From an optimization exercise on the open Yosys and OpenROAD flow, aimed at small area, a short achievable clock period and few clock cycles per item; shortcuts taken in it are not production practice. RTL that was checked went through simulation tests only; none was proved equivalent to the original. Not every run is shown, and edits may drop behaviour that the tests do not exercise. Only the layout flow was run in runs 2 to 4; the RTL was not checked for function there. No activity file was given, so power comes from the tool's default toggle rates.

==> flow/design.v, too long to show whole: its modules and the start of the top module <==
// module WbRegs: 83 lines
// module iir_core: 3809 lines
// module IIR: 109 lines
module IIR #(
    parameter DW = 24,
    parameter CFGAW = 32,
    parameter CFGDW = 32,
    parameter COEFW = 18,
    parameter COEFQ = 16,
    parameter ORDER = 6,
    parameter STAGE_ORDER = 2
) (
    input  logic clk,
    input  logic rst,
    input  logic signed [DW-1:0] s_axis_tdata,
    input  logic s_axis_tvalid,
    output logic s_axis_tready,
    output logic signed [DW-1:0] m_axis_tdata,
    output logic m_axis_tvalid,
    input  logic m_axis_tready,
    input  logic cyc_i,
    input  logic stb_i,
    input  logic we_i,
    output logic ack_o,
    output logic stall_o,
    input  logic [CFGAW-1:0] addr_i,
    input  logic signed [CFGDW-1:0] data_i,
    output logic signed [CFGDW-1:0] data_o
);
  // ...
==> flow/run.sh <==
#!/bin/bash
# synth_recipe.tcl (not shown) runs the flow's synth.tcl, then flattens the netlist and writes it again
# the make line also repeats each setting of config.mk as NAME=value (left out here)
make -C /OpenROAD-flow-scripts/flow DESIGN_CONFIG=/design/flow/config.mk WORK_HOME=/design/flow/orfs CLKGATE_MAP_FILE= SYNTH_SCRIPT=/design/flow/synth_recipe.tcl finish
==> flow/config.mk <==
export PLATFORM = sky130hd
export DESIGN_NAME = IIR
export DESIGN_NICKNAME = IIR
export VERILOG_FILES = /design/flow/design.v
export SDC_FILE = /design/flow/constraint.sdc
export NUM_CORES = 4
export LEC_CHECK = 0
export CAP_MARGIN = 20
export CORE_MARGIN = 2
export CORE_UTILIZATION = 40
export SETUP_SLACK_MARGIN = 1.9
export SLEW_MARGIN = 20
==> flow/constraint.sdc <==
create_clock -name core_clock -period 8.0 [get_ports {clk}]
set_input_delay 1.6000 -clock core_clock [delete_from_list [all_inputs] [get_ports {clk}]]
set_output_delay 1.6000 -clock core_clock [all_outputs]
set_load 0.01 [all_outputs]
Figure 1. Signal wires on met1 (run 1).
(1 px per um)
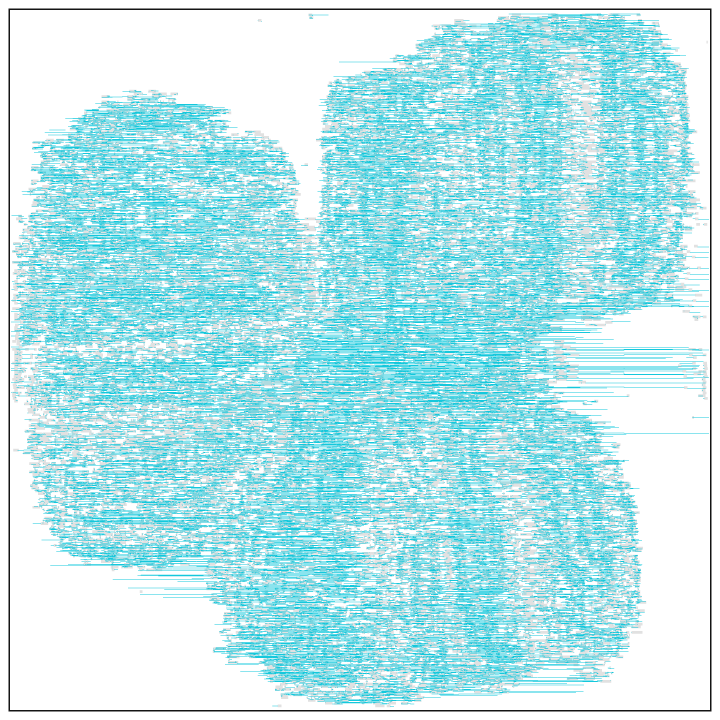
main direction: horizontal
nets with wire on the layer: 21873
routed vias: 153000
met1 Usage GRT: 38.3%
final wirelength: 725000 um

Figure 2. Signal wires on met2 (run 1).
(1 px per um)
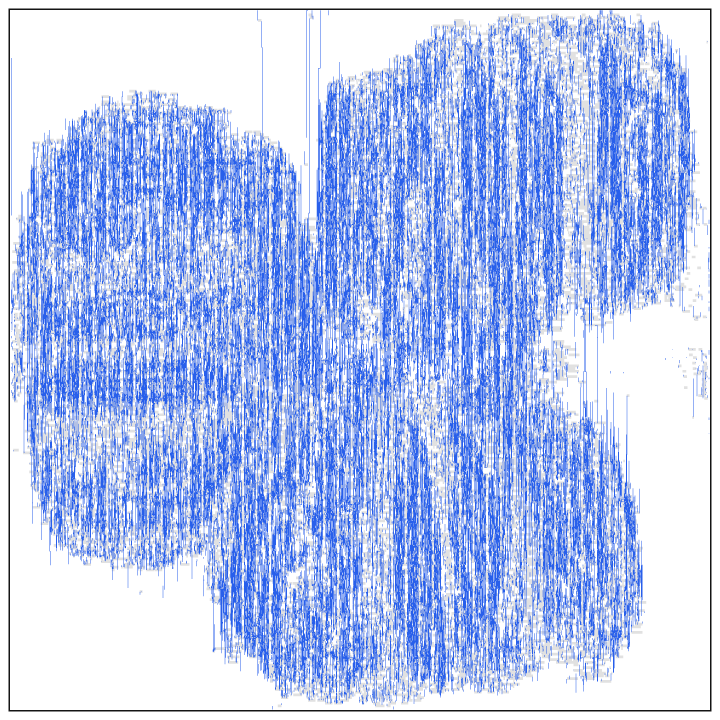
share of all routed wire: 45%
main direction: vertical
met2 Track Usage GR: 45.2%

Figure 3. Metal 3 (run 1).
(1 px per um)
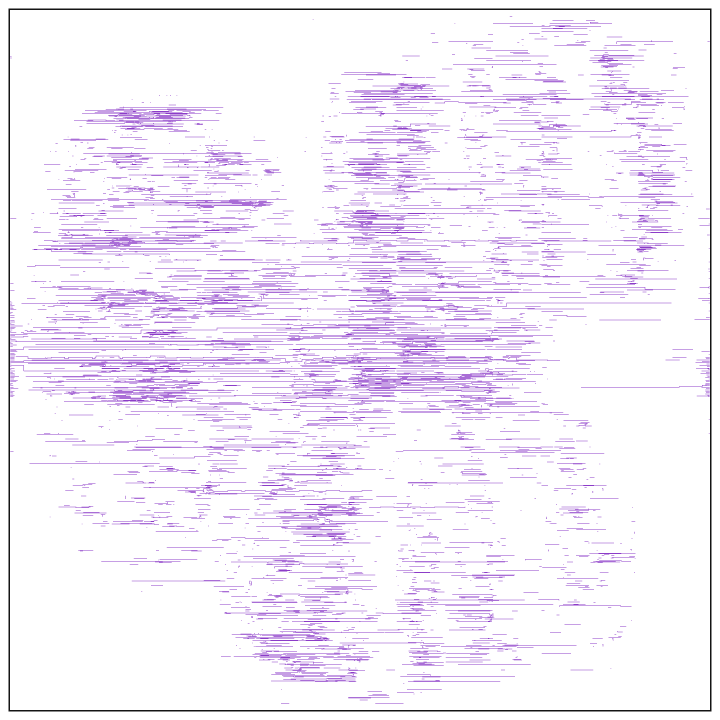
wire length on this layer: 72.4 mm
nets with wire on the layer: 2309

==> reports/qor.yml, run 1 <==
crit_required_ns: 8.81
synth_simple_gate_area_share_pct: 4.69
yosys-top-cells-area: "fa_1, xnor2_1, a22oi_1"
seq_area_share_pct: 14.5
die_area_um2: 490000
finalCritPeriodShare_pct: 75.0
path_cells: "inv_4 -> buf_12 -> o22ai_4 -> o21ai_2 -> fa_1 -> inv_1 -> fa_1 -> inv_2 -> fa_2 -> fa_1 -> fa_1 -> inv_2 -> ha_4 -> a21o_1 -> a22o_4 -> a2111oi_4 -> o21a_2 -> o211ai_1 -> and3_1 -> a2111oi_4 -> a21oi_2 -> xnor2_2 -> o22ai_1"
yosys.cell_types.count: 92
pg_seq_mw: 10.6
fin_skew_ns: 0.137
synthAdderAreaFrac_pct: 36.9
tapcell.inserted: 6425
period_needed_ns: 6.00
multi_input_area_share_pct: 70.1
p_leak_nw: 85.6
final_cell_count_no_fill: 26000
arrival_ns: 6.81
viasPerCell: 5.87
register_area_um2: 30600
wl_met3_um: 72400
p_sw_mw: 55.5
syn_to_final_growth_pct: 8.76
layout_common_cells: "fa_1, inv_1, a22oi_1"
cpMostUsedCell: "fa_1"
syn_nets: 24000
pre_cts_ws_ns: 0.936
highest-signal-layer: "met5"
syn_inst: 20100
drt_first_pass_iters: 9
p_total_mw: 106
grt_usage_pct: 28.8
io_buffers: 139
hold_path.class: "register to register"
core-area_um2: 482000
fillers: 46500
yosys.area.top_type_share_pct: 33.8
power.group.top: "combinational cells"
cts_tree: "built"
hold_depth: 2
layout.nets: 23300
cts.clk_slew.worst_paths_ns: 0.06
synth_seq_cells: 1223
worst-path-stages: 23
synth_top_family_by_area: "adder cells"
yosysWarnings: 15
swShare_pct: 52.2
startpoint_type: "register"
p_seq_share_pct: 10.0
crit_slowest_cell: "fa_1"
drtIter0Drc: 17000
grt_pass1_wl_um: 1060000
endpoint_kind: "register"
gp_congestion: 1.02
worst_pin_slew_ns: 1.25
yosysMostFrequentCell: "fa_1"
setup_viol: 0
antenna_cells: 12
max_slew_margin_pct: 16.8
cts.sinks: 1223
drive_gt1_share_pct: 8.31
synth_mux_area_share_pct: 0.800
synth_edf_count: 582
grt_pass1_vias: 156000
rsz0062_at_grt: "true"
power_density_nw_per_um2: 505
placed_cells: 25600
dr_wl_met2_um: 323000
largestClassByArea: "multi-input combinational cells"
initial_core_util_pct: 40.2
finalMaxSlewViolations: 0
critPathKind: "register to register"
clk_share_pct: 2.57
die_x_um: 700
final_area_um2: 211000
largest_register_ffs: 324
max_stage_delay_ns: 0.53
synth-async-reset-ratio_pct: 0
cts_buffer_depth: 4
grt_max_degree: 129
ctsRootBufferMaster: "clkbuf_16"
ys_seq_area_share_pct: 15.6
post_cts_buffers: 46
r2r_cells: 23
post_dp_cell_area_um2: 203000
status: "no timing/DRC/antenna violations"
route.detailed.drc: 0
num-nonclk-inverters: 2905
cts-resized-gates: 171
antenna_found_initial: 41
seq_cell_count: 1223
multi_input_cells: 14200
clkPwrFrac_pct: 7.2
synth_flop_cell: "dfxtp_1"
die_h_um: 700
final_common_cell: "fa_1"
wl_per_cell_um: 27.9
irDropWorstVdd_uv: 1380
powerClk_mw: 7.65
use_met3_pct: 6.68
syn-cell-area_um2: 194000
timing.fmax_ghz: 0.167
tns_ns: 0
num-nonclk-buffers: 948
final_util_pct: 43.7
cts_made_buffers: 163
worst_hold_slack_ns: 0.447
worst_slack_ns: 2.00
multi_input_area_um2: 148000
crit_buf_inv: 5
finalHoldViolCount: 0
yosys.area.top_type: "fa_1"
pg_comb_mw: 88.1
clk_latency_ns: 0.99
area_share_nonclk_buffers_pct: 3.76
synthXorXnorAreaFrac_pct: 15.5
busiest_layer: "met2"
pwr-share-comb_pct: 82.8
drt-met1-wl_um: 292000
hold_buffers: 0
Testbench counts for the RTL of run 1, summed over its fixed seeds: cycles 2,104, items 2,048.
Figure 4. Metal 4 (run 1).
(1 px per um)
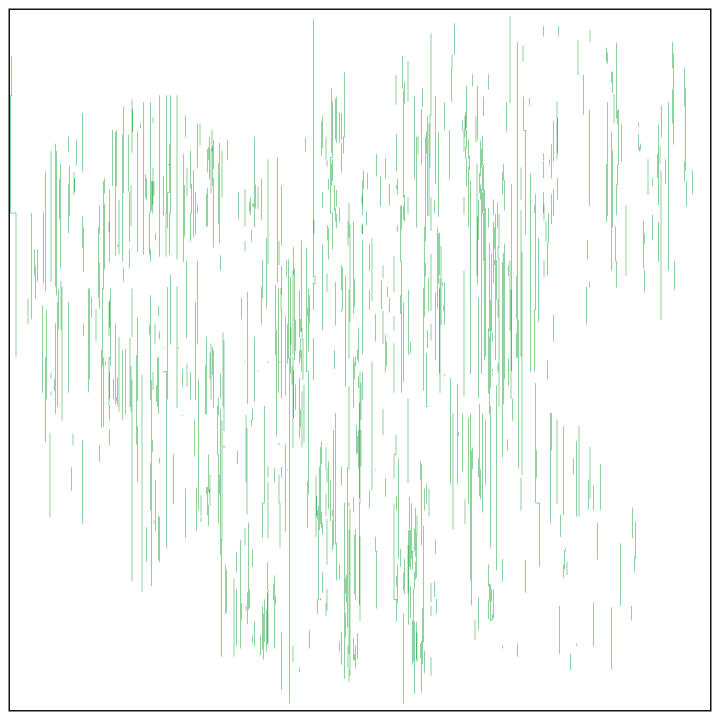

--- run 2: outline of the changes from run 1 ---
flow/design.v: 4001 -> 4012 lines; modules unchanged: 0
  WbRegs: edited, 83 -> 85 lines
  iir_core: edited, 3809 -> 3818 lines
  IIR: edited, 109 -> 109 lines
==> module WbRegs as of run 2 <==
module WbRegs #(
    parameter CFGAW = 32,
    parameter CFGDW = 32,
    parameter REGW = 18,
    parameter N_CTL = 18
) (
    input  logic clk,
    input  logic cyc_i,
    input  logic stb_i,
    input  logic we_i,
    output logic ack_o,
    output logic stall_o,
    input  logic [CFGAW-1:0] addr_i,
    input  logic [CFGDW-1:0] data_i,
    output logic [CFGDW-1:0] data_o,
    output logic [N_CTL*REGW-1:0] ctl_regs,
    output logic [N_CTL/3*(REGW*5/2)-1:0] sel_regs
);
assign stall_o = 1'b0;
function automatic logic is_neg(input int i);
    is_neg = (i % 6) > 3;
endfunction
function automatic logic [REGW-1:0] enc(input logic [REGW-1:0] c);
    enc = c;
    for (int j = 1; j < REGW / 2; j++)
        enc[2*j] = c[2*j] ^ c[2*j-1];
endfunction
function automatic logic [REGW-1:0] dec(input logic [REGW-1:0] e);
    dec = e;
    for (int j = 1; j < REGW / 2; j++)
        dec[2*j] = e[2*j] ^ e[2*j-1];
endfunction
function automatic logic [REGW*5/2-1:0] bsel(input logic [REGW-1:0] e);
    logic lo;
    for (int j = 0; j < REGW / 2; j++) begin
        lo = (j > 0) ? e[2*j-1] : 1'b0;
        bsel[j] = ~e[2*j] & (e[2*j+1] ^ lo);
        bsel[REGW/2 + j] = e[2*j+1] & ~(~e[2*j] & lo);
        bsel[REGW + j] = ~(e[2*j+1] & ~(~e[2*j] & lo));
        bsel[REGW*3/2 + j] = e[2*j];
        bsel[REGW*2 + j] = ~e[2*j];
    end
endfunction
logic [REGW-1:0] regs [N_CTL];
logic [REGW*5/2-1:0] sels [N_CTL/3];
logic [REGW-1:0] rd_raw;
logic rd_neg;
logic [REGW-1:0] do_r;
always_comb begin
    rd_raw = '0;
    rd_neg = 1'b0;
    for (int i = 0; i < N_CTL; i++) begin
        if (addr_i == CFGAW'(i)) begin
            rd_raw = dec(regs[i]);
            rd_neg = is_neg(i);
        end
    end
end
always @(posedge clk) begin
    ack_o <= cyc_i & stb_i;
    if (cyc_i && stb_i) begin
        if (we_i && addr_i < CFGAW'(N_CTL)) begin
            for (int i = 0; i < N_CTL; i++) begin
                if (addr_i == CFGAW'(i))
                    regs[i] <= enc(is_neg(i) ? -data_i[REGW-1:0] : data_i[REGW-1:0]);
            end
        end else begin
            do_r <= rd_neg ? -rd_raw : rd_raw;
        end
    end
end
assign data_o = {{(CFGDW-REGW){do_r[REGW-1]}}, do_r};
always @(posedge clk) begin
    for (int k = 0; k < N_CTL / 3; k++)
        sels[k] <= bsel(regs[(k / 2) * 6 + 4 + (k % 2)]);
end
generate
    for (genvar i = 0; i < N_CTL; i = i + 1) begin : flat
        assign ctl_regs[i*REGW +: REGW] = regs[i];
    end
    for (genvar i = 0; i < N_CTL / 3; i = i + 1) begin : flat_sel
        assign sel_regs[i*(REGW*5/2) +: REGW*5/2] = sels[i];
    end
endgenerate
endmodule
==> module IIR as of run 2 <==
module IIR #(
    parameter DW = 24,
    parameter CFGAW = 32,
    parameter CFGDW = 32,
    parameter COEFW = 18,
    parameter COEFQ = 16,
    parameter ORDER = 6,
    parameter STAGE_ORDER = 2
) (
    input  logic clk,
    input  logic rst,
    input  logic signed [DW-1:0] s_axis_tdata,
    input  logic s_axis_tvalid,
    output logic s_axis_tready,
    output logic signed [DW-1:0] m_axis_tdata,
    output logic m_axis_tvalid,
    input  logic m_axis_tready,
    input  logic cyc_i,
    input  logic stb_i,
    input  logic we_i,
    output logic ack_o,
    output logic stall_o,
    input  logic [CFGAW-1:0] addr_i,
    input  logic signed [CFGDW-1:0] data_i,
    output logic signed [CFGDW-1:0] data_o
);
localparam NS = ORDER / STAGE_ORDER;
localparam CPS = 2 * (STAGE_ORDER + 1);
logic [NS*CPS*COEFW-1:0] coefs;
logic [NS*5*COEFW-1:0] sels;
WbRegs #(
    .CFGAW(CFGAW),
    .CFGDW(CFGDW),
    .REGW(COEFW),
    .N_CTL(NS*CPS)
) wb_regs_i (
    .clk,
    .cyc_i,
    .stb_i,
    .we_i,
    .ack_o,
    .stall_o,
    .addr_i,
    .data_i,
    .data_o,
    .ctl_regs(coefs),
    .sel_regs(sels)
);
logic vin;
logic [NS-1:0] vq, vl;
logic adv;
assign adv = !vl[NS-1] || m_axis_tready;
assign s_axis_tready = adv;
assign m_axis_tvalid = vl[NS-1];
logic [DW-1:0] xin, xh1;
always @(posedge clk) begin
    if (adv) begin
        vin <= s_axis_tvalid;
    end
    if (s_axis_tvalid && adv) begin
        xin <= s_axis_tdata;
        xh1 <= xin;
    end
    if (adv) begin
        vq <= {vl[NS-2:0], vin};
        vl <= vq;
    end
    if (rst) begin
        vin <= 1'b0;
        vq <= '0;
        vl <= '0;
        xin <= '0;
        xh1 <= '0;
    end
end
logic [NS*DW-1:0] y1, y2;
generate
    for (genvar s = 0; s < NS; s = s + 1) begin : sos
        logic [DW-1:0] x, x1;
        logic vx;
        if (s == 0) begin : first
            assign x = xin;
            assign x1 = xh1;
            assign vx = vin;
        end else begin : chained
            assign x = y1[(s-1)*DW +: DW];
            assign x1 = y2[(s-1)*DW +: DW];
            assign vx = vl[s-1];
        end
        iir_core #(
            .DW(DW),
            .COEFW(COEFW)
        ) iir_core_i (
            .clk,
            .rst,
            .adv,
            .vx,
            .vq(vq[s]),
            .x,
            .xh1(x1),
            .coefs(coefs[s*CPS*COEFW +: CPS*COEFW]),
            .sels(sels[s*5*COEFW +: 5*COEFW]),
            .yo(y1[s*DW +: DW]),
            .y2(y2[s*DW +: DW])
        );
    end
endgenerate
assign m_axis_tdata = y1[(NS-1)*DW +: DW];
endmodule
Figure 5. Metal 4 (run 2).
(1 px per um)
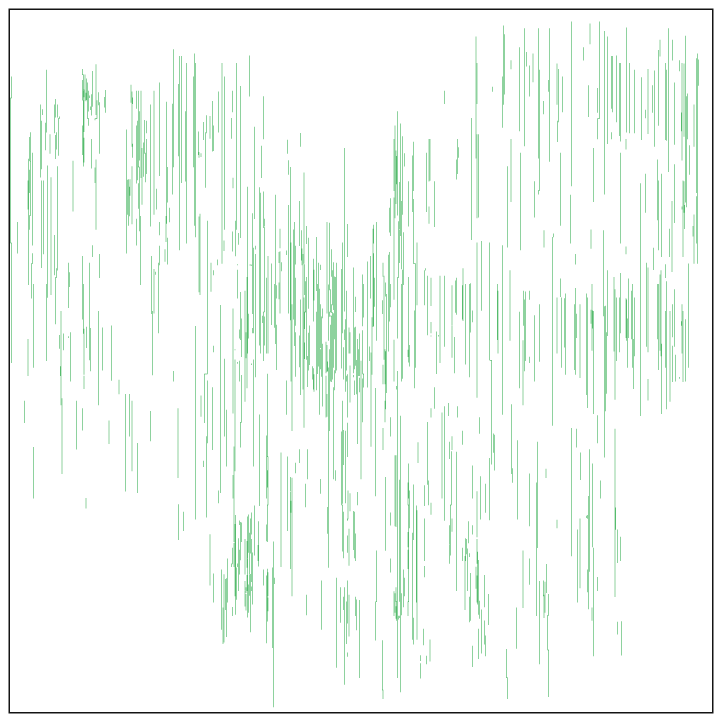
nets with wire on the layer: 609
wire length on this layer: 42.8 mm
main direction: vertical
final wirelength: 758000 um
routed vias: 155000

Figure 6. Signal wires on met2 (run 2).
(1 px per um)
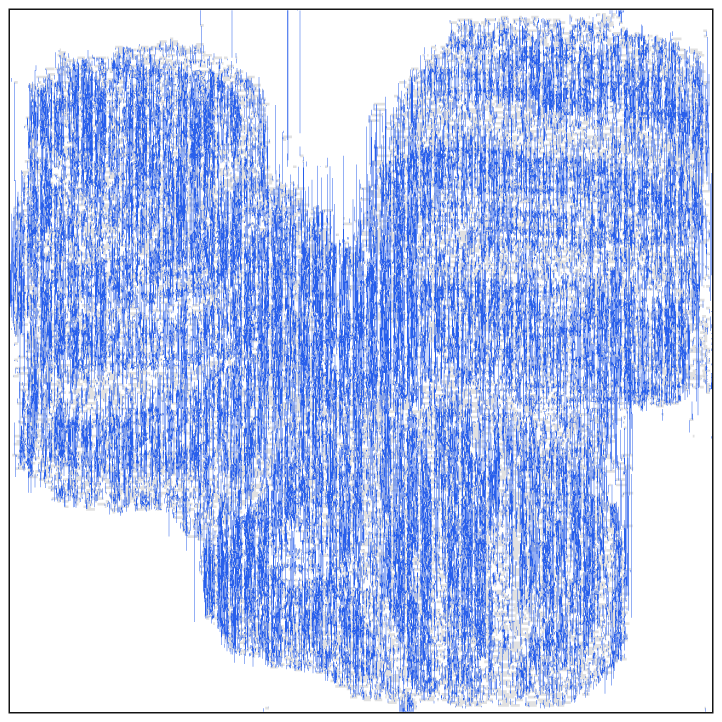
share of all routed wire: 44%
main direction: vertical
wire length on this layer: 336 mm
nets with wire on the layer: 19999
met2 Track Usage GR: 47.1%

==> run 2 against run 1 <==
Clock skew shrank 0.048 ns. Clock-buffer cell count decreased by 15. Sequential share of layout area rose by 0.38 points. Maximum frequency shrank 0.54%. Non-clock buffer count fell by 22. Die area is 0.64% higher. Clock power grew 8.4%. Register-to-register slack got worse by 0.03 ns. Global-route usage rose by 1.3 points. Final cell count increased by 1.2%. Critical path type unchanged. Largest cell class unchanged.
==> reports/qor.yml, run 2 <==
clk_latency_ns: 0.97  # -0.02 ns
gp_congestion: 1.01  # -1.1%
syn_inst: 20400  # +1.2%
seq_area_share_pct: 14.9  # +0.38 points
antenna_found_initial: 42  # +2.4%
num-nonclk-inverters: 2931  # +0.90%
max_slew_margin_pct: 13.9  # -2.8 points
syn-cell-area_um2: 195000  # +0.64%
placed_cells: 25800  # +0.96%
endpoint_kind: "register"
use_met3_pct: 6.77  # +0.090 points
yosys.cell_types.count: 100  # +8.7%
wl_met3_um: 76800  # +6.1%
finalMaxSlewViolations: 0  # unchanged
fin_skew_ns: 0.0888  # -0.0481 ns
drt-met1-wl_um: 301000  # +3.3%
pg_comb_mw: 83.6  # -5.1%
p_total_mw: 103  # -3.2%
crit_required_ns: 8.82  # about the same
num-nonclk-buffers: 926  # -2.3%
ctsRootBufferMaster: "clkbuf_16"
route.detailed.drc: 0  # unchanged
cts_buffer_depth: 4  # unchanged
synth_simple_gate_area_share_pct: 5.18  # +0.49 points
synth_flop_cell: "dfxtp_1"
pg_seq_mw: 11.0  # +4%
die_area_um2: 493000  # +0.64%
drive_gt1_share_pct: 8.40  # +0.091 points
cpMostUsedCell: "fa_1"
viasPerCell: 5.87  # +0.11%
yosysMostFrequentCell: "fa_1"
cts-resized-gates: 175  # +2.3%
layout_common_cells: "fa_1, inv_1, a22oi_1"
swShare_pct: 51.8  # -0.39 points
clkPwrFrac_pct: 8.1  # +0.9 points
status: "no timing/DRC/antenna violations"
irDropWorstVdd_uv: 1120  # -19%
tapcell.inserted: 6450  # +0.39%
antenna_cells: 31  # +19
yosys.area.top_type_share_pct: 33.5  # -0.22 points
core-area_um2: 486000  # +0.66%
hold_depth: 0  # -2
synth-async-reset-ratio_pct: 0  # unchanged
arrival_ns: 6.85  # +0.04 ns
power_density_nw_per_um2: 484  # -4.1%
path_cells: "xor2_1 -> and2_1 -> a22oi_1 -> fa_1 -> fa_1 -> fa_1 -> inv_1 -> fa_1 -> inv_1 -> fa_1 -> inv_1 -> fa_1 -> nand2_1 -> a21oi_1"
largest_register_ffs: 324  # unchanged
powerClk_mw: 8.29  # +8.4%
die_h_um: 702  # +0.32%
grt_max_degree: 83  # -36%
final_cell_count_no_fill: 26300  # +1.2%
yosysWarnings: 15  # unchanged
crit_slowest_cell: "and2_1"
worst_pin_slew_ns: 1.29  # +0.0408 ns
synth_edf_count: 582  # unchanged
worst-path-stages: 14  # -39%
cts.clk_slew.worst_paths_ns: 0.06  # about the same
drt_first_pass_iters: 8  # -1
setup_viol: 0  # unchanged
highest-signal-layer: "met5"
period_needed_ns: 6.03  # +0.0325 ns
ys_seq_area_share_pct: 16.1  # +0.45 points
synth_top_family_by_area: "adder cells"
multi_input_cells: 14400  # +1.4%
clk_share_pct: 2.78  # +0.21 points
post_dp_cell_area_um2: 204000  # +0.51%
grt_pass1_wl_um: 1090000  # +3.5%
register_area_um2: 31600  # +3.6%
syn_nets: 24200  # +1.0%
syn_to_final_growth_pct: 9.08
cts.sinks: 1277  # +4.4%
dr_wl_met2_um: 336000  # +4.0%
timing.fmax_ghz: 0.166  # -0.54%
grt_usage_pct: 30.1  # +1.3 points
finalCritPeriodShare_pct: 75.4  # +0.41 points
startpoint_type: "register"
r2r_cells: 14  # -39%
busiest_layer: "met2"
grt_pass1_vias: 157000  # +0.32%
cts_made_buffers: 171  # +4.9%
drtIter0Drc: 17900  # +5.1%
multi_input_area_share_pct: 69.7  # -0.50 points
io_buffers: 139  # unchanged
p_leak_nw: 86.9  # +1.4%
crit_buf_inv: 3  # -2
critPathKind: "register to register"
synth_mux_area_share_pct: 0.707  # -0.094 points
worst_slack_ns: 1.97  # -0.0325 ns
final_util_pct: 43.8  # +0.12 points
largestClassByArea: "multi-input combinational cells"
synthAdderAreaFrac_pct: 36.7  # -0.24 points
rsz0062_at_grt: "true"
tns_ns: 0  # unchanged
cts_tree: "built"
die_x_um: 702  # +0.32%
layout.nets: 23600  # +1.1%
pre_cts_ws_ns: 1.04  # +0.106 ns
p_seq_share_pct: 10.7  # +0.7 points
multi_input_area_um2: 148000  # +0.22%
max_stage_delay_ns: 0.82  # +0.29 ns
area_share_nonclk_buffers_pct: 3.65  # -0.11 points
p_sw_mw: 53.3  # -3.9%
finalHoldViolCount: 0  # unchanged
worst_hold_slack_ns: 0.398  # -0.0492 ns
Figure 7. Signal wires on met1 (run 2).
(1 px per um)
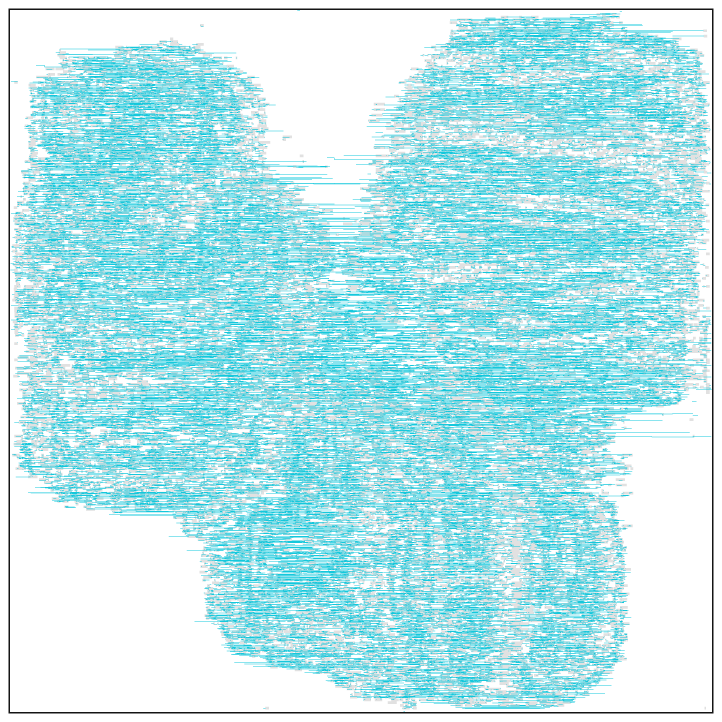
share of all routed wire: 40%
wire length on this layer: 301 mm
longest straight run: 169 um
met1 Usage GRT: 39.7%

Figure 8. Metal 3 (run 2).
(1 px per um)
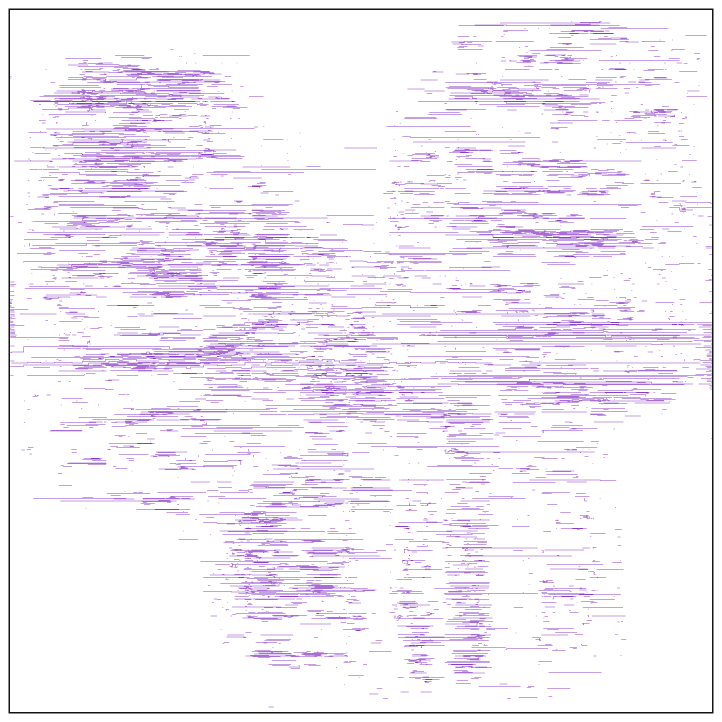

==> run 3: too many edits to list; what changed since run 2 <==
flow/design.v: 4012 -> 3849 lines; modules unchanged: 0
  WbRegs: edited, 85 -> 82 lines
  iir_core: edited, 3818 -> 3656 lines
  IIR: edited, 109 -> 111 lines
==> module WbRegs as of run 3 <==
module WbRegs #(
    parameter CFGAW = 32,
    parameter CFGDW = 32,
    parameter REGW = 18,
    parameter N_CTL = 18
) (
    input  logic clk,
    input  logic cyc_i,
    input  logic stb_i,
    input  logic we_i,
    output logic ack_o,
    output logic stall_o,
    input  logic [CFGAW-1:0] addr_i,
    input  logic [CFGDW-1:0] data_i,
    output logic [CFGDW-1:0] data_o,
    output logic [N_CTL*REGW-1:0] ctl_regs,
    output logic [N_CTL/3*REGW-1:0] sel_regs
);
assign stall_o = 1'b0;
function automatic logic is_neg(input int i);
    is_neg = (i % 6) > 3;
endfunction
function automatic logic [REGW-1:0] enc(input logic [REGW-1:0] c);
    enc = c;
    for (int j = 1; j < REGW / 2; j++)
        enc[2*j] = c[2*j] ^ c[2*j-1];
endfunction
function automatic logic [REGW-1:0] dec(input logic [REGW-1:0] e);
    dec = e;
    for (int j = 1; j < REGW / 2; j++)
        dec[2*j] = e[2*j] ^ e[2*j-1];
endfunction
function automatic logic [REGW-1:0] bsel(input logic [REGW-1:0] e);
    logic lo;
    for (int j = 0; j < REGW / 2; j++) begin
        lo = (j > 0) ? e[2*j-1] : 1'b0;
        bsel[j] = ~e[2*j] & (e[2*j+1] ^ lo);
        bsel[REGW/2 + j] = e[2*j+1] & ~(~e[2*j] & lo);
    end
endfunction
logic [REGW-1:0] regs [N_CTL];
logic [REGW-1:0] sels [N_CTL/3];
logic [REGW-1:0] rd_raw;
logic rd_neg;
logic [REGW-1:0] do_r;
always_comb begin
    rd_raw = '0;
    rd_neg = 1'b0;
    for (int i = 0; i < N_CTL; i++) begin
        if (addr_i == CFGAW'(i)) begin
            rd_raw = dec(regs[i]);
            rd_neg = is_neg(i);
        end
    end
end
always @(posedge clk) begin
    ack_o <= cyc_i & stb_i;
    if (cyc_i && stb_i) begin
        if (we_i && addr_i < CFGAW'(N_CTL)) begin
            for (int i = 0; i < N_CTL; i++) begin
                if (addr_i == CFGAW'(i))
                    regs[i] <= enc(is_neg(i) ? -data_i[REGW-1:0] : data_i[REGW-1:0]);
            end
        end else begin
            do_r <= rd_neg ? -rd_raw : rd_raw;
        end
    end
end
assign data_o = {{(CFGDW-REGW){do_r[REGW-1]}}, do_r};
always @(posedge clk) begin
    for (int k = 0; k < N_CTL / 3; k++)
        sels[k] <= bsel(regs[(k / 2) * 6 + 4 + (k % 2)]);
end
generate
    for (genvar i = 0; i < N_CTL; i = i + 1) begin : flat
        assign ctl_regs[i*REGW +: REGW] = regs[i];
    end
    for (genvar i = 0; i < N_CTL / 3; i = i + 1) begin : flat_sel
        assign sel_regs[i*REGW +: REGW] = sels[i];
    end
endgenerate
endmodule
==> module IIR as of run 3 <==
module IIR #(
    parameter DW = 24,
    parameter CFGAW = 32,
    parameter CFGDW = 32,
    parameter COEFW = 18,
    parameter COEFQ = 16,
    parameter ORDER = 6,
    parameter STAGE_ORDER = 2
) (
    input  logic clk,
    input  logic rst,
    input  logic signed [DW-1:0] s_axis_tdata,
    input  logic s_axis_tvalid,
    output logic s_axis_tready,
    output logic signed [DW-1:0] m_axis_tdata,
    output logic m_axis_tvalid,
    input  logic m_axis_tready,
    input  logic cyc_i,
    input  logic stb_i,
    input  logic we_i,
    output logic ack_o,
    output logic stall_o,
    input  logic [CFGAW-1:0] addr_i,
    input  logic signed [CFGDW-1:0] data_i,
    output logic signed [CFGDW-1:0] data_o
);
localparam NS = ORDER / STAGE_ORDER;
localparam CPS = 2 * (STAGE_ORDER + 1);
logic [NS*CPS*COEFW-1:0] coefs;
logic [NS*2*COEFW-1:0] sels;
WbRegs #(
    .CFGAW(CFGAW),
    .CFGDW(CFGDW),
    .REGW(COEFW),
    .N_CTL(NS*CPS)
) wb_regs_i (
    .clk,
    .cyc_i,
    .stb_i,
    .we_i,
    .ack_o,
    .stall_o,
    .addr_i,
    .data_i,
    .data_o,
    .ctl_regs(coefs),
    .sel_regs(sels)
);
logic vin;
logic [NS-1:0] vq, vl;
logic adv;
assign adv = !vl[NS-1] || m_axis_tready;
assign s_axis_tready = adv;
assign m_axis_tvalid = vl[NS-1];
logic [DW-1:0] xin, xh1, xh2;
always @(posedge clk) begin
    if (adv) begin
        vin <= s_axis_tvalid;
    end
    if (s_axis_tvalid && adv) begin
        xin <= s_axis_tdata;
        xh1 <= xin;
        xh2 <= xh1;
    end
    if (adv) begin
        vq <= {vl[NS-2:0], vin};
        vl <= vq;
    end
    if (rst) begin
        vin <= 1'b0;
        vq <= '0;
        vl <= '0;
        xin <= '0;
        xh1 <= '0;
        xh2 <= '0;
    end
end
logic [NS*DW-1:0] y1, y2, y3;
generate
    for (genvar s = 0; s < NS; s = s + 1) begin : sos
        logic [DW-1:0] x, x1, x2;
        if (s == 0) begin : first
            assign x = xin;
            assign x1 = xh1;
            assign x2 = xh2;
        end else begin : chained
            assign x = y1[(s-1)*DW +: DW];
            assign x1 = y2[(s-1)*DW +: DW];
            assign x2 = y3[(s-1)*DW +: DW];
        end
        iir_core #(
            .DW(DW),
            .COEFW(COEFW)
        ) iir_core_i (
            .clk,
            .rst,
            .adv,
            .vq(vq[s]),
            .x,
            .x1,
            .x2,
            .coefs(coefs[s*CPS*COEFW +: CPS*COEFW]),
            .sels(sels[s*2*COEFW +: 2*COEFW]),
            .yo(y1[s*DW +: DW]),
            .y2(y2[s*DW +: DW]),
            .y3(y3[s*DW +: DW])
        );
    end
endgenerate
assign m_axis_tdata = y1[(NS-1)*DW +: DW];
endmodule
Figure 9. Metal 3 (run 3).
(1 px per um)
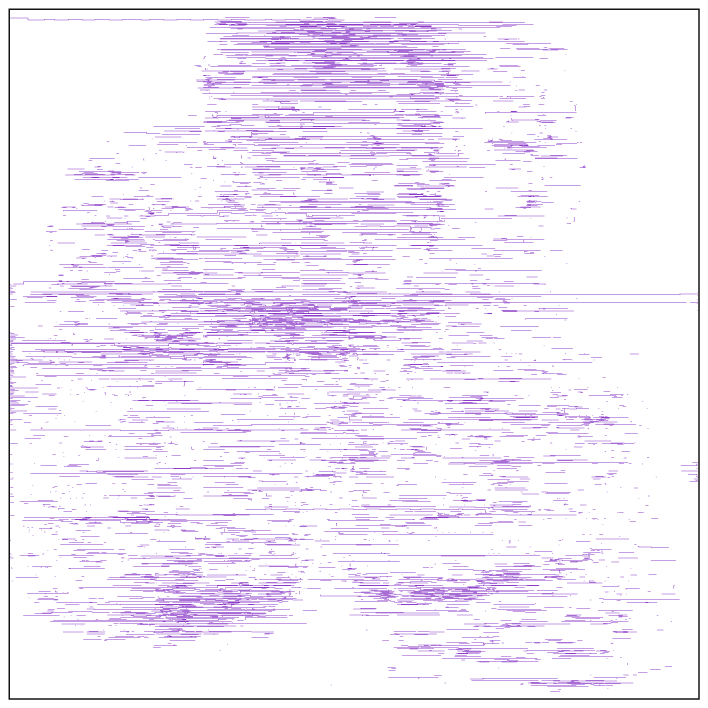
share of all routed wire: 10%
longest straight run: 383 um
final wirelength: 817000 um
GR met3 Demand/Resource: 8.03%
routed vias: 152000

Figure 10. Metal 4 (run 3).
(1 px per um)
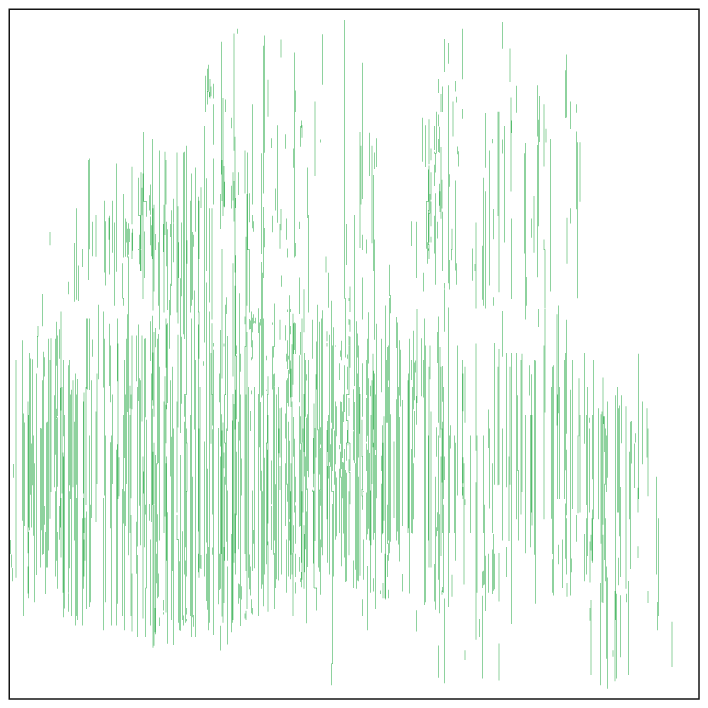
wire length on this layer: 74.0 mm
main direction: vertical
share of all routed wire: 9.1%
longest straight run: 318 um

Figure 11. CTS result over the die (run 3).
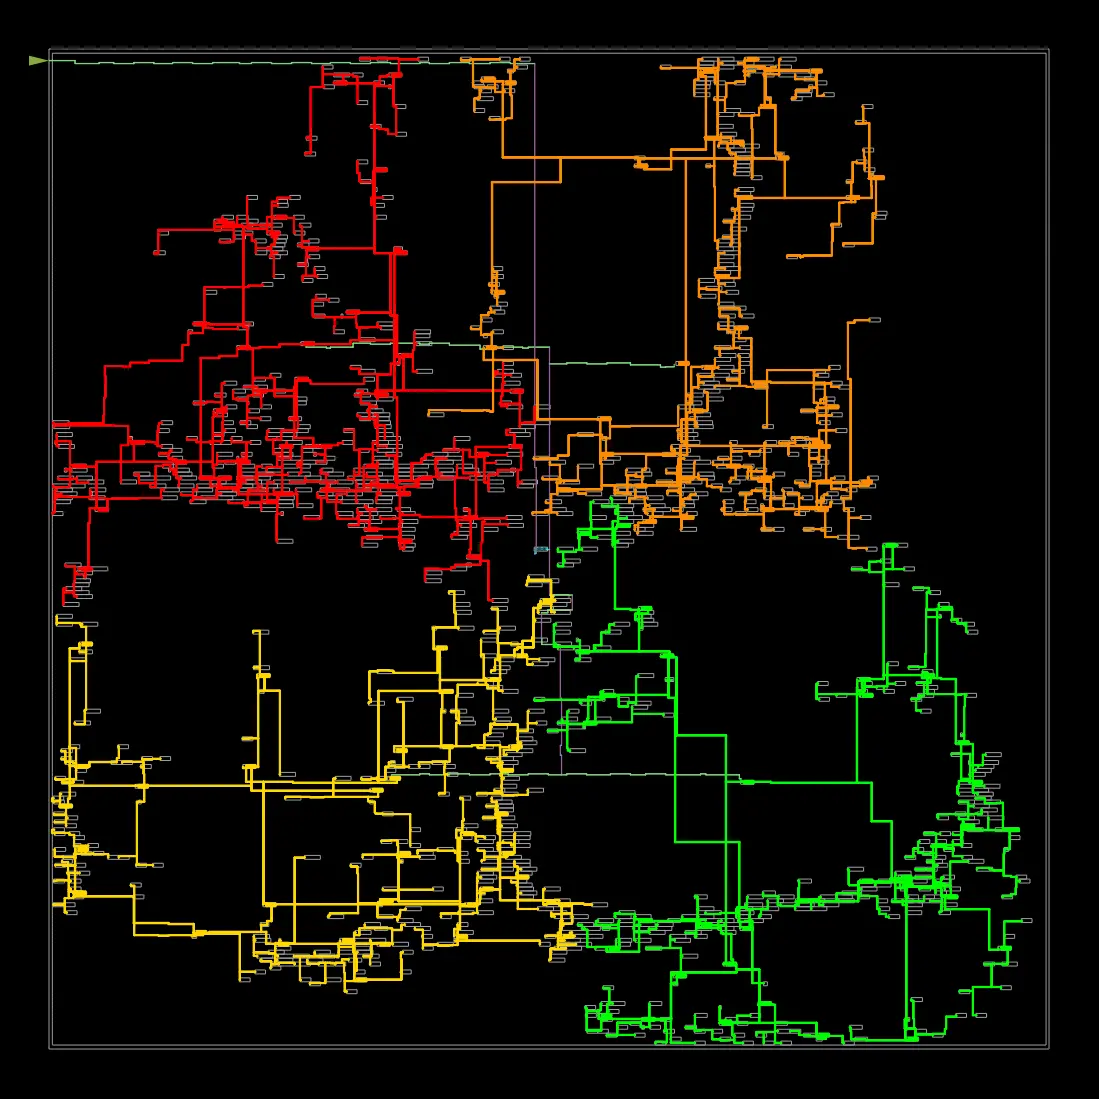
Num CTS Buffers: 152
H-tree Lvls: 4
CTS Sinks: 1088
root buffer cell: clkbuf_16
Seq cells: 1088

==> run 3 against run 2 <==
First-iteration DRC count grew 7.4%. Worst setup slack lost 0.098 ns. Maximum frequency shrank 1.6%. Global-route usage grew 3.7 points. Non-clock buffer count grew 572. Critical path type unchanged. Largest cell class unchanged.
==> reports/qor.yml, run 3 <==
finalCritPeriodShare_pct: 76.6  # +1.2 points
multi_input_area_share_pct: 70.0  # +0.31 points
endpoint_kind: "register"
finalHoldViolCount: 0  # unchanged
core-area_um2: 467000  # -3.8%
cts-resized-gates: 429  # +150%
startpoint_type: "register"
clk_share_pct: 2.47  # -0.31 points
num-nonclk-inverters: 2284  # -22%
synthAdderAreaFrac_pct: 37.8  # +1.2 points
grt_max_degree: 74  # -11%
yosys.cell_types.count: 93  # -7.0%
max_stage_delay_ns: 1.18  # +0.36 ns
status: "no timing/DRC/antenna violations"
antenna_cells: 25  # -19%
final_util_pct: 45.7  # +1.9 points
crit_required_ns: 8.69  # -0.13 ns
largest_register_ffs: 324  # unchanged
seq_area_share_pct: 13.1  # -1.8 points
cts_tree: "built"
cts_buffer_depth: 4  # unchanged
irDropWorstVdd_uv: 1560  # +40%
arrival_ns: 6.82  # -0.03 ns
route.detailed.drc: 0  # unchanged
synth_edf_count: 582  # unchanged
path_cells: "xor2_1 -> a22oi_1 -> fa_2 -> fa_1 -> fa_1 -> fa_2 -> fa_1 -> inv_1 -> fa_1 -> fa_1 -> inv_1 -> fa_1 -> inv_1"
multi_input_area_um2: 149000  # +0.73%
die_area_um2: 474000  # -3.9%
layout.nets: 22700  # -3.6%
syn_inst: 18900  # -7.1%
pg_comb_mw: 86.4  # +3.3%
yosysWarnings: 15  # unchanged
pg_seq_mw: 9.67  # -12%
max_slew_margin_pct: 9.44  # -4.5 points
num-nonclk-buffers: 1498  # +62%
wl_met3_um: 82800  # +7.8%
period_needed_ns: 6.13  # +0.0977 ns
synth_mux_area_share_pct: 1.32  # +0.61 points
final_cell_count_no_fill: 25200  # -4.2%
busiest_layer: "met2"
largestClassByArea: "multi-input combinational cells"
grt_pass1_vias: 153000  # -2.5%
tns_ns: 0  # unchanged
placed_cells: 24400  # -5.7%
dr_wl_met2_um: 356000  # +5.8%
hold_depth: 2  # +2
rsz0062_at_grt: "true"
p_sw_mw: 55.2  # +3.6%
p_seq_share_pct: 9.3  # -1.4 points
p_total_mw: 104  # +0.69%
r2r_cells: 13  # -1
finalMaxSlewViolations: 0  # unchanged
worst-path-stages: 13  # -1
multi_input_cells: 13900  # -3.8%
crit_buf_inv: 3  # unchanged
grt_use_met1_pct: 42.0  # +2.3 points
timing.fmax_ghz: 0.163  # -1.6%
antenna_found_initial: 55  # +31%
p_leak_nw: 89.0  # +2.5%
syn-cell-area_um2: 187000  # -3.9%
die_x_um: 688  # -2.0%
drive_gt1_share_pct: 13.7  # +5.3 points
drtIter0Drc: 19200  # +7.4%
yosys.area.top_type_share_pct: 34.4  # +0.85 points
critPathKind: "register to register"
fin_skew_ns: 0.0591  # -0.0297 ns
worst_pin_slew_ns: 1.34  # +0.0548 ns
setup_viol: 0  # unchanged
cpMostUsedCell: "fa_1"
syn_nets: 22800  # -6.0%
ys_seq_area_share_pct: 14.7  # -1.4 points
yosysMostFrequentCell: "fa_1"
met2_usage_pct: 51.6  # +4.5 points
worst_hold_slack_ns: 0.454  # +0.0567 ns
synth-async-reset-ratio_pct: 0  # unchanged
drt_first_pass_iters: 9  # +1
synth_top_family_by_area: "adder cells"
clkPwrFrac_pct: 7.3  # -0.8 points
Figure 12. Signal wires on met1 (run 3).
(1 px per um)
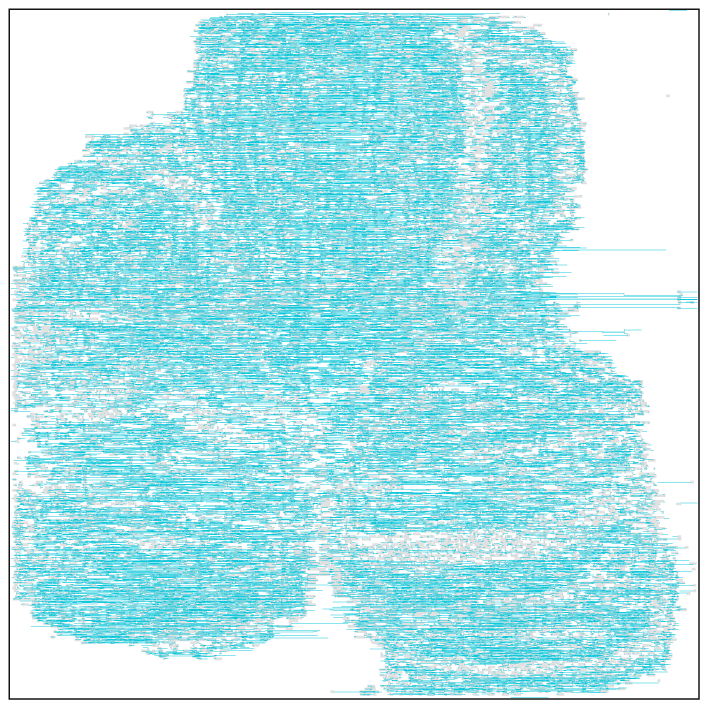

--- run 4: outline of the changes from run 3 ---
flow/design.v: 3849 -> 4211 lines; modules unchanged: 0
  WbRegs: edited, 82 -> 81 lines
  iir_core: edited, 3656 -> 4018 lines
  IIR: edited, 111 -> 112 lines
==> module IIR as of run 4 <==
module IIR #(
    parameter DW = 24,
    parameter CFGAW = 32,
    parameter CFGDW = 32,
    parameter COEFW = 18,
    parameter COEFQ = 16,
    parameter ORDER = 6,
    parameter STAGE_ORDER = 2
) (
    input  logic clk,
    input  logic rst,
    input  logic signed [DW-1:0] s_axis_tdata,
    input  logic s_axis_tvalid,
    output logic s_axis_tready,
    output logic signed [DW-1:0] m_axis_tdata,
    output logic m_axis_tvalid,
    input  logic m_axis_tready,
    input  logic cyc_i,
    input  logic stb_i,
    input  logic we_i,
    output logic ack_o,
    output logic stall_o,
    input  logic [CFGAW-1:0] addr_i,
    input  logic signed [CFGDW-1:0] data_i,
    output logic signed [CFGDW-1:0] data_o
);
localparam NS = ORDER / STAGE_ORDER;
localparam CPS = 2 * (STAGE_ORDER + 1);
logic [NS*CPS*COEFW-1:0] coefs;
logic [NS*2*COEFW-1:0] sels;
WbRegs #(
    .CFGAW(CFGAW),
    .CFGDW(CFGDW),
    .REGW(COEFW),
    .N_CTL(NS*CPS)
) wb_regs_i (
    .clk,
    .cyc_i,
    .stb_i,
    .we_i,
    .ack_o,
    .stall_o,
    .addr_i,
    .data_i,
    .data_o,
    .ctl_regs(coefs),
    .sel_regs(sels)
);
logic vin;
logic [NS-1:0] vq, vc, vy;
logic adv;
assign adv = !vy[NS-1] || m_axis_tready;
assign s_axis_tready = adv;
assign m_axis_tvalid = vy[NS-1];
logic [DW-1:0] xin, xh1, xh2;
always @(posedge clk) begin
    if (adv) begin
        vin <= s_axis_tvalid;
        vq <= {vy[NS-2:0], vin};
        vc <= vq;
        vy <= vc;
    end
    if (s_axis_tvalid && adv) begin
        xin <= s_axis_tdata;
        xh1 <= xin;
        xh2 <= xh1;
    end
    if (rst) begin
        vin <= 1'b0;
        vq <= '0;
        vc <= '0;
        vy <= '0;
        xin <= '0;
        xh1 <= '0;
        xh2 <= '0;
    end
end
logic [NS*DW-1:0] yb1, yb2, yb3;
generate
    for (genvar s = 0; s < NS; s = s + 1) begin : sos
        logic [DW-1:0] x, x1, x2;
        if (s == 0) begin : first
            assign x = xin;
            assign x1 = xh1;
            assign x2 = xh2;
        end else begin : chained
            assign x = yb1[(s-1)*DW +: DW];
            assign x1 = yb2[(s-1)*DW +: DW];
            assign x2 = yb3[(s-1)*DW +: DW];
        end
        iir_core #(
            .DW(DW),
            .COEFW(COEFW)
        ) iir_core_i (
            .clk,
            .rst,
            .adv,
            .vq(vq[s]),
            .vc(vc[s]),
            .x,
            .x1,
            .x2,
            .coefs(coefs[s*CPS*COEFW +: CPS*COEFW]),
            .sels(sels[s*2*COEFW +: 2*COEFW]),
            .yb1(yb1[s*DW +: DW]),
            .yb2(yb2[s*DW +: DW]),
            .yb3(yb3[s*DW +: DW])
        );
    end
endgenerate
assign m_axis_tdata = yb1[(NS-1)*DW +: DW];
endmodule
==> module WbRegs as of run 4 <==
module WbRegs #(
    parameter CFGAW = 32,
    parameter CFGDW = 32,
    parameter REGW = 18,
    parameter N_CTL = 18
) (
    input  logic clk,
    input  logic cyc_i,
    input  logic stb_i,
    input  logic we_i,
    output logic ack_o,
    output logic stall_o,
    input  logic [CFGAW-1:0] addr_i,
    input  logic [CFGDW-1:0] data_i,
    output logic [CFGDW-1:0] data_o,
    output logic [N_CTL*REGW-1:0] ctl_regs,
    output logic [N_CTL/3*REGW-1:0] sel_regs
);
assign stall_o = 1'b0;
function automatic logic is_neg(input int i);
    is_neg = (i % 6) > 3;
endfunction
function automatic logic [REGW-1:0] enc(input logic [REGW-1:0] c);
    enc = c;
    for (int j = 1; j < REGW / 2; j++)
        enc[2*j] = c[2*j] ^ c[2*j-1];
endfunction
function automatic logic [REGW-1:0] dec(input logic [REGW-1:0] e);
    dec = e;
    for (int j = 1; j < REGW / 2; j++)
        dec[2*j] = e[2*j] ^ e[2*j-1];
endfunction
function automatic logic [REGW-1:0] bsel(input logic [REGW-1:0] e);
    logic lo;
    for (int j = 0; j < REGW / 2; j++) begin
        lo = (j > 0) ? e[2*j-1] : 1'b0;
        bsel[j] = ~e[2*j] & (e[2*j+1] ^ lo);
        bsel[REGW/2 + j] = e[2*j+1] & ~(~e[2*j] & lo);
    end
endfunction
logic [REGW-1:0] regs [N_CTL];
logic [REGW-1:0] sels [N_CTL/3];
logic [REGW-1:0] rd_raw;
logic rd_neg;
logic [REGW-1:0] do_r;
always_comb begin
    rd_raw = '0;
    rd_neg = 1'b0;
    for (int i = 0; i < N_CTL; i++) begin
        if (addr_i == CFGAW'(i)) begin
            rd_raw = dec(regs[i]);
            rd_neg = is_neg(i);
        end
    end
end
always @(posedge clk) begin
    ack_o <= cyc_i & stb_i;
    if (cyc_i && stb_i) begin
        if (we_i && addr_i < CFGAW'(N_CTL)) begin
            for (int i = 0; i < N_CTL; i++) begin
                if (addr_i == CFGAW'(i)) begin
                    regs[i] <= enc(is_neg(i) ? -data_i[REGW-1:0] : data_i[REGW-1:0]);
                    if (is_neg(i))
                        sels[(i / 6) * 2 + (i % 6) - 4] <= bsel(enc(-data_i[REGW-1:0]));
                end
            end
        end else begin
            do_r <= rd_neg ? -rd_raw : rd_raw;
        end
    end
end
assign data_o = {{(CFGDW-REGW){do_r[REGW-1]}}, do_r};
generate
    for (genvar i = 0; i < N_CTL; i = i + 1) begin : flat
        assign ctl_regs[i*REGW +: REGW] = regs[i];
    end
    for (genvar i = 0; i < N_CTL / 3; i = i + 1) begin : flat_sel
        assign sel_regs[i*REGW +: REGW] = sels[i];
    end
endgenerate
endmodule
--- a/flow/config.mk
+++ b/flow/config.mk
@@ -9,4 +9,4 @@
 export CORE_MARGIN = 2
 export CORE_UTILIZATION = 40
-export SETUP_SLACK_MARGIN = 1.9
+export SETUP_SLACK_MARGIN = 2.5
 export SLEW_MARGIN = 20
Figure 13. Signal wires on met1 (run 4).
(1 px per um)
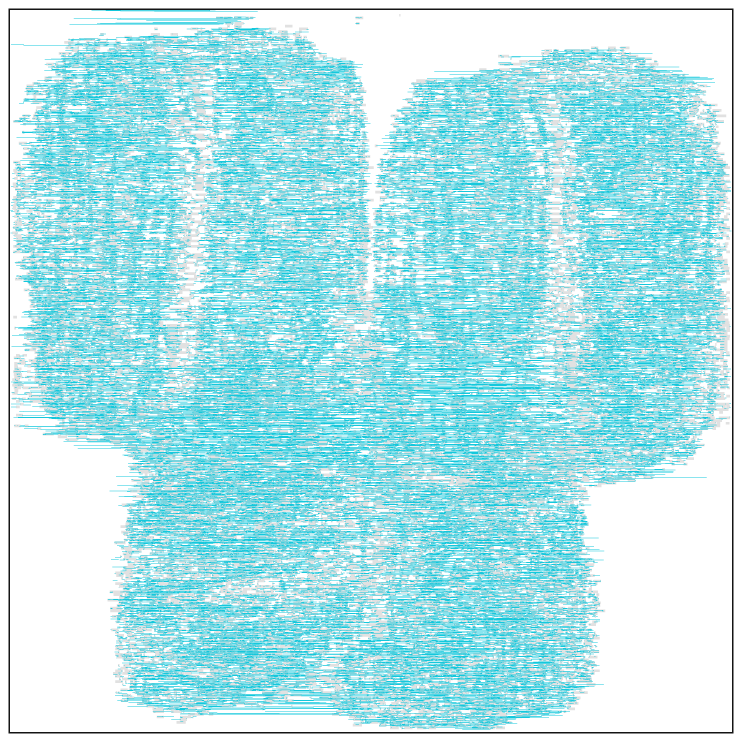
share of all routed wire: 37%
longest straight run: 167 um
wire length on this layer: 349 mm
main direction: horizontal
nets with wire on the layer: 24534

Figure 14. CTS result over the die (run 4).
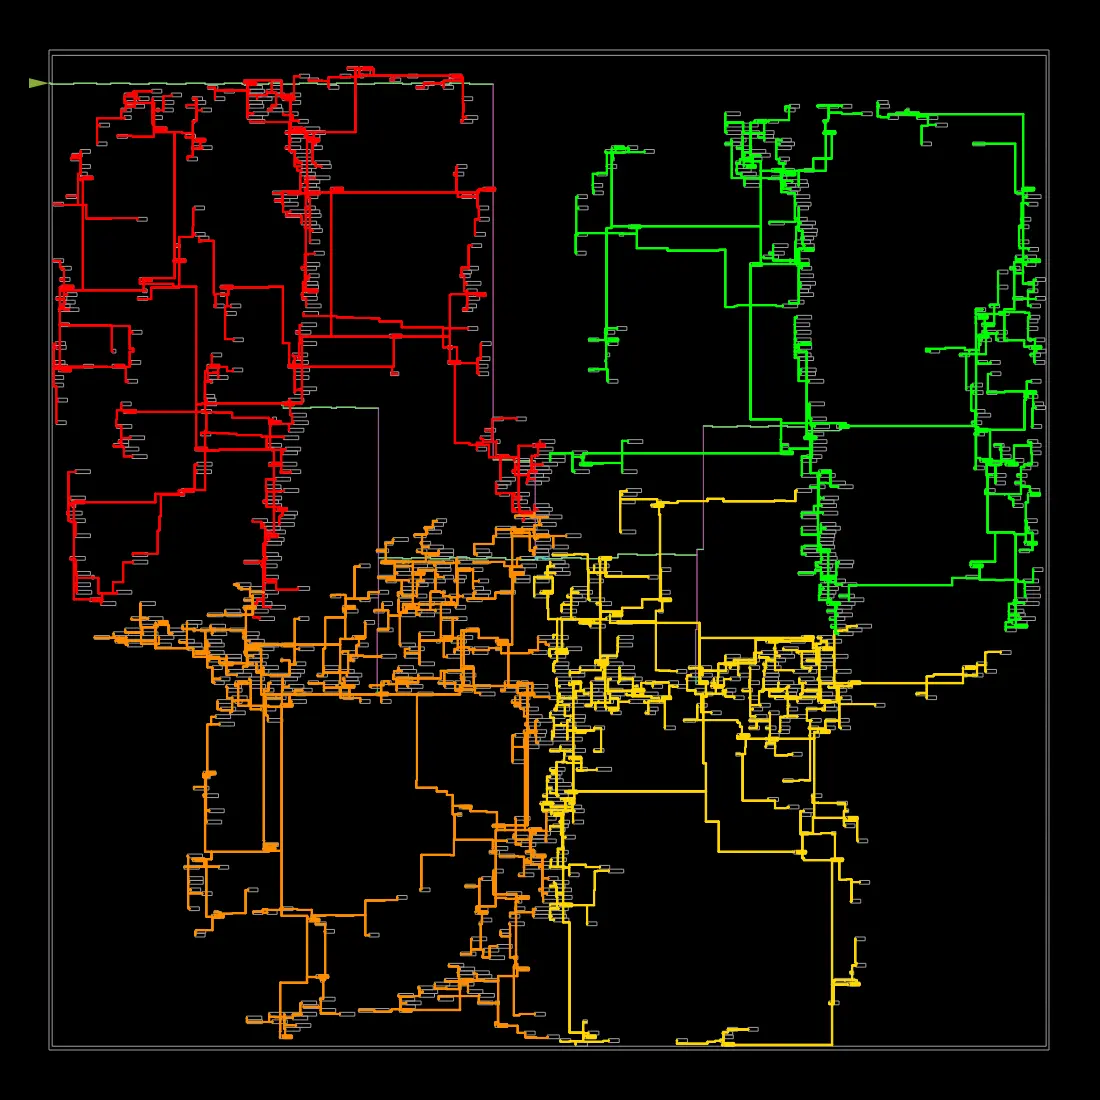
Seq cells: 1112
CTS Sinks: 1112
Num CTS Buffers: 162

Figure 15. Metal 4 (run 4).
(1 px per um)
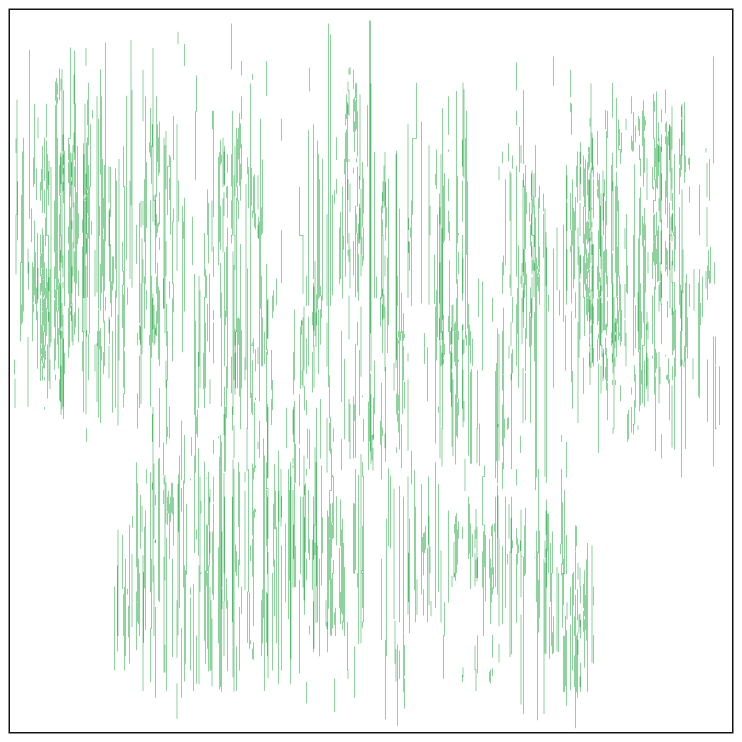
main direction: vertical
nets with wire on the layer: 1029
share of all routed wire: 8.9%

==> run 4 against run 3 <==
Maximum frequency down 1.2%. Clock power up 3.5%. Power down 10%. Via count up 17%. Worst setup slack worse by 0.075 ns. Synthesized cell count up 14%. Critical path type unchanged. Routed wire length up 16%. Highest routed layer unchanged. First-iteration DRC count up 14%. Largest power group unchanged. Die area up 10%. Sequential power down 26%.
==> reports/qor.yml, run 4 <==
routed_wl_um: 948000  # +16%
rows: 263
clk_share_pct: 2.24  # -0.23 points
met2_usage_pct: 53.4  # +1.8 points
worst-path-stages: 25  # +12
swShare_pct: 47.4
drt_first_pass_iters: 7  # -2
syn-cell-area_um2: 206000  # +10%
grt_use_met1_pct: 44.1  # +2.1 points
core-area_um2: 513000  # +9.9%
post_dp_cell_area_um2: 217000
largestClassByArea: "multi-input combinational cells"
synthTopCellsByCount: "fa_1, inv_1, xor2_1"
drt-met1-wl_um: 349000
startpoint_type: "register"
multi_input_cells: 15600  # +12%
hold_depth: 2  # unchanged
die_area_um2: 521000  # +10%
crit_required_ns: 8.84  # +0.15 ns
synth_seq_cells: 1112
cts.clk_slew.worst_paths_ns: 0.06
dr_wl_met2_um: 407000  # +14%
antenna_cells: 35  # +40%
yosys.area.top_type: "fa_1"
internal_power_mw: 49.1
setup_viol: 0  # unchanged
wl_per_cell_um: 32.8
crit_family: "adder cells"
synthAdderAreaFrac_pct: 38.6  # +0.78 points
yosys.area.top_type_share_pct: 35.5  # +1.1 points
synth_mux_area_share_pct: 0.894  # -0.43 points
yosys.cell_types.count: 91  # -2.2%
n_clock_buffer: 186
finalHoldViolCount: 0  # unchanged
syn_inst: 21600  # +14%
endpoint_kind: "register"
use_met3_pct: 9.15  # +1.1 points
multi_input_area_share_pct: 68.7  # -1.3 points
syn_nets: 25900  # +14%
crit_buf_inv: 2  # -1
irDropWorstVdd_uv: 1760  # +12%
worst_slack_ns: 1.79
drtIter0Drc: 21900  # +14%
status: "no timing/DRC/antenna violations"
tns_ns: 0  # unchanged
p_seq_share_pct: 7.7  # -1.6 points
route.detailed.drc: 0  # unchanged
crit_slowest_cell: "fa_1"
ioPinCount: 155
finalCritPeriodShare_pct: 77.6  # +0.93 points
yosys-top-cells-area: "fa_1, xor2_1, edfxtp_1"
max_slew_margin_pct: 16.5  # +7.1 points
ctsRootBufferMaster: "clkbuf_16"
cts_tree: "built"
pre_cts_ws_ns: 1.06
synth_flop_cell: "edfxtp_1"
grt_max_degree: 111  # +50%
rsz0062_at_grt: "true"
worst_hold_slack_ns: 0.450  # -0.00465 ns
initial_core_util_pct: 40.2
critPathKind: "register to register"
yosysMostFrequentCell: "fa_1"
cpMostUsedCell: "fa_1"
power.group.top: "combinational cells"
antenna_found_initial: 59  # +7.3%
pg_comb_mw: 78.2  # -9.5%
p_sw_mw: 44.2  # -20%
timing.fmax_ghz: 0.161  # -1.2%
period_needed_ns: 6.21  # +0.0748 ns
max_stage_delay_ns: 0.51  # -0.67 ns
post_cts_buffers: 776
fin_skew_ns: 0.105  # +0.0463 ns
cts_buffer_depth: 4  # unchanged
r2r_slack_ns: 1.79
ys_seq_area_share_pct: 13.9  # -0.87 points
grt_overflow_total: 0
worst_pin_slew_ns: 1.25  # -0.0937 ns
pg_seq_mw: 7.18  # -26%
area_share_nonclk_buffers_pct: 9.26
final_util_pct: 48.0  # +2.3 points
die_x_um: 722  # +4.9%
p_leak_nw: 105  # +18%
busiest_layer: "met2"
grt_usage_pct: 35.1
synth-async-reset-ratio_pct: 0  # unchanged
final_area_um2: 246000
viasPerCell: 6.17
seq_area_share_pct: 11.6  # -1.4 points
final_common_cell: "fa_1"
synth.avg_cell_area_um2: 9.53
vias: 178000  # +17%
register_area_um2: 28700
pwr-share-comb_pct: 83.9
ant_nets: 0
clk_latency_ns: 1.00
r2r_cells: 25  # +12
synth_top_family_by_area: "adder cells"
hold_path.class: "register to register"
p_total_mw: 93.3  # -10%
layout.nets: 26200  # +16%
synth_edf_count: 633  # +8.8%
htreeDepth: 4  # unchanged
arrival_ns: 7.04  # +0.22 ns
multi_input_area_um2: 169000  # +13%
num-nonclk-inverters: 3024  # +32%
die_h_um: 722
critPathMaxFanout: 6
final_cell_count_no_fill: 28900  # +15%
finalMaxSlewViolations: 0  # unchanged
synth-compound-area-share_pct: 16.9
num-nonclk-buffers: 2124  # +42%
clkPwrFrac_pct: 8.4  # +1.1 points
grt_pass1_wl_um: 1320000
largest_register_ffs: 324  # unchanged
wl_met3_um: 108000  # +30%
drive_gt1_share_pct: 19.5  # +5.8 points
power_density_nw_per_um2: 378
grt_pass1_vias: 181000  # +18%
cts-resized-gates: 1316  # +210%
placed_cells: 27400  # +12%
yosysWarnings: 15  # unchanged

[afterwards: timing with drivers on the ports]
Ports are ideal in the flow. The routed layouts listed here were re-timed in OpenROAD.
Step 1 assumes that a clkbuf_16 drives the clock port and a buf_2 every other input.
Step 2, shift: input delay + t, output delay - t, t = (earliest + latest rising clock arrival at the registers) / 2. This alone moves slack from input paths to output paths.
a / b / c = ideal ports / drivers / drivers and shift; a / b = the first two.
run	shift t [ns]	setup slack, ns	worst setup path after step 2	pins driven straight from the clock port
run 1	1.052	2.000 / 2.000 / 1.028	input to register	1
run 2	1.050	1.967 / 1.967 / 1.135	input to register	1
run 3	1.071	1.870 / 1.870 / 1.007	input to register	1
run 4	1.079	1.795 / 1.795 / 1.475	input to register	1
After both steps every run listed still meets setup and hold. The setup slack of run 1, which loses most, moves by 0.000 ns with the drivers and by -0.972 ns with both steps.
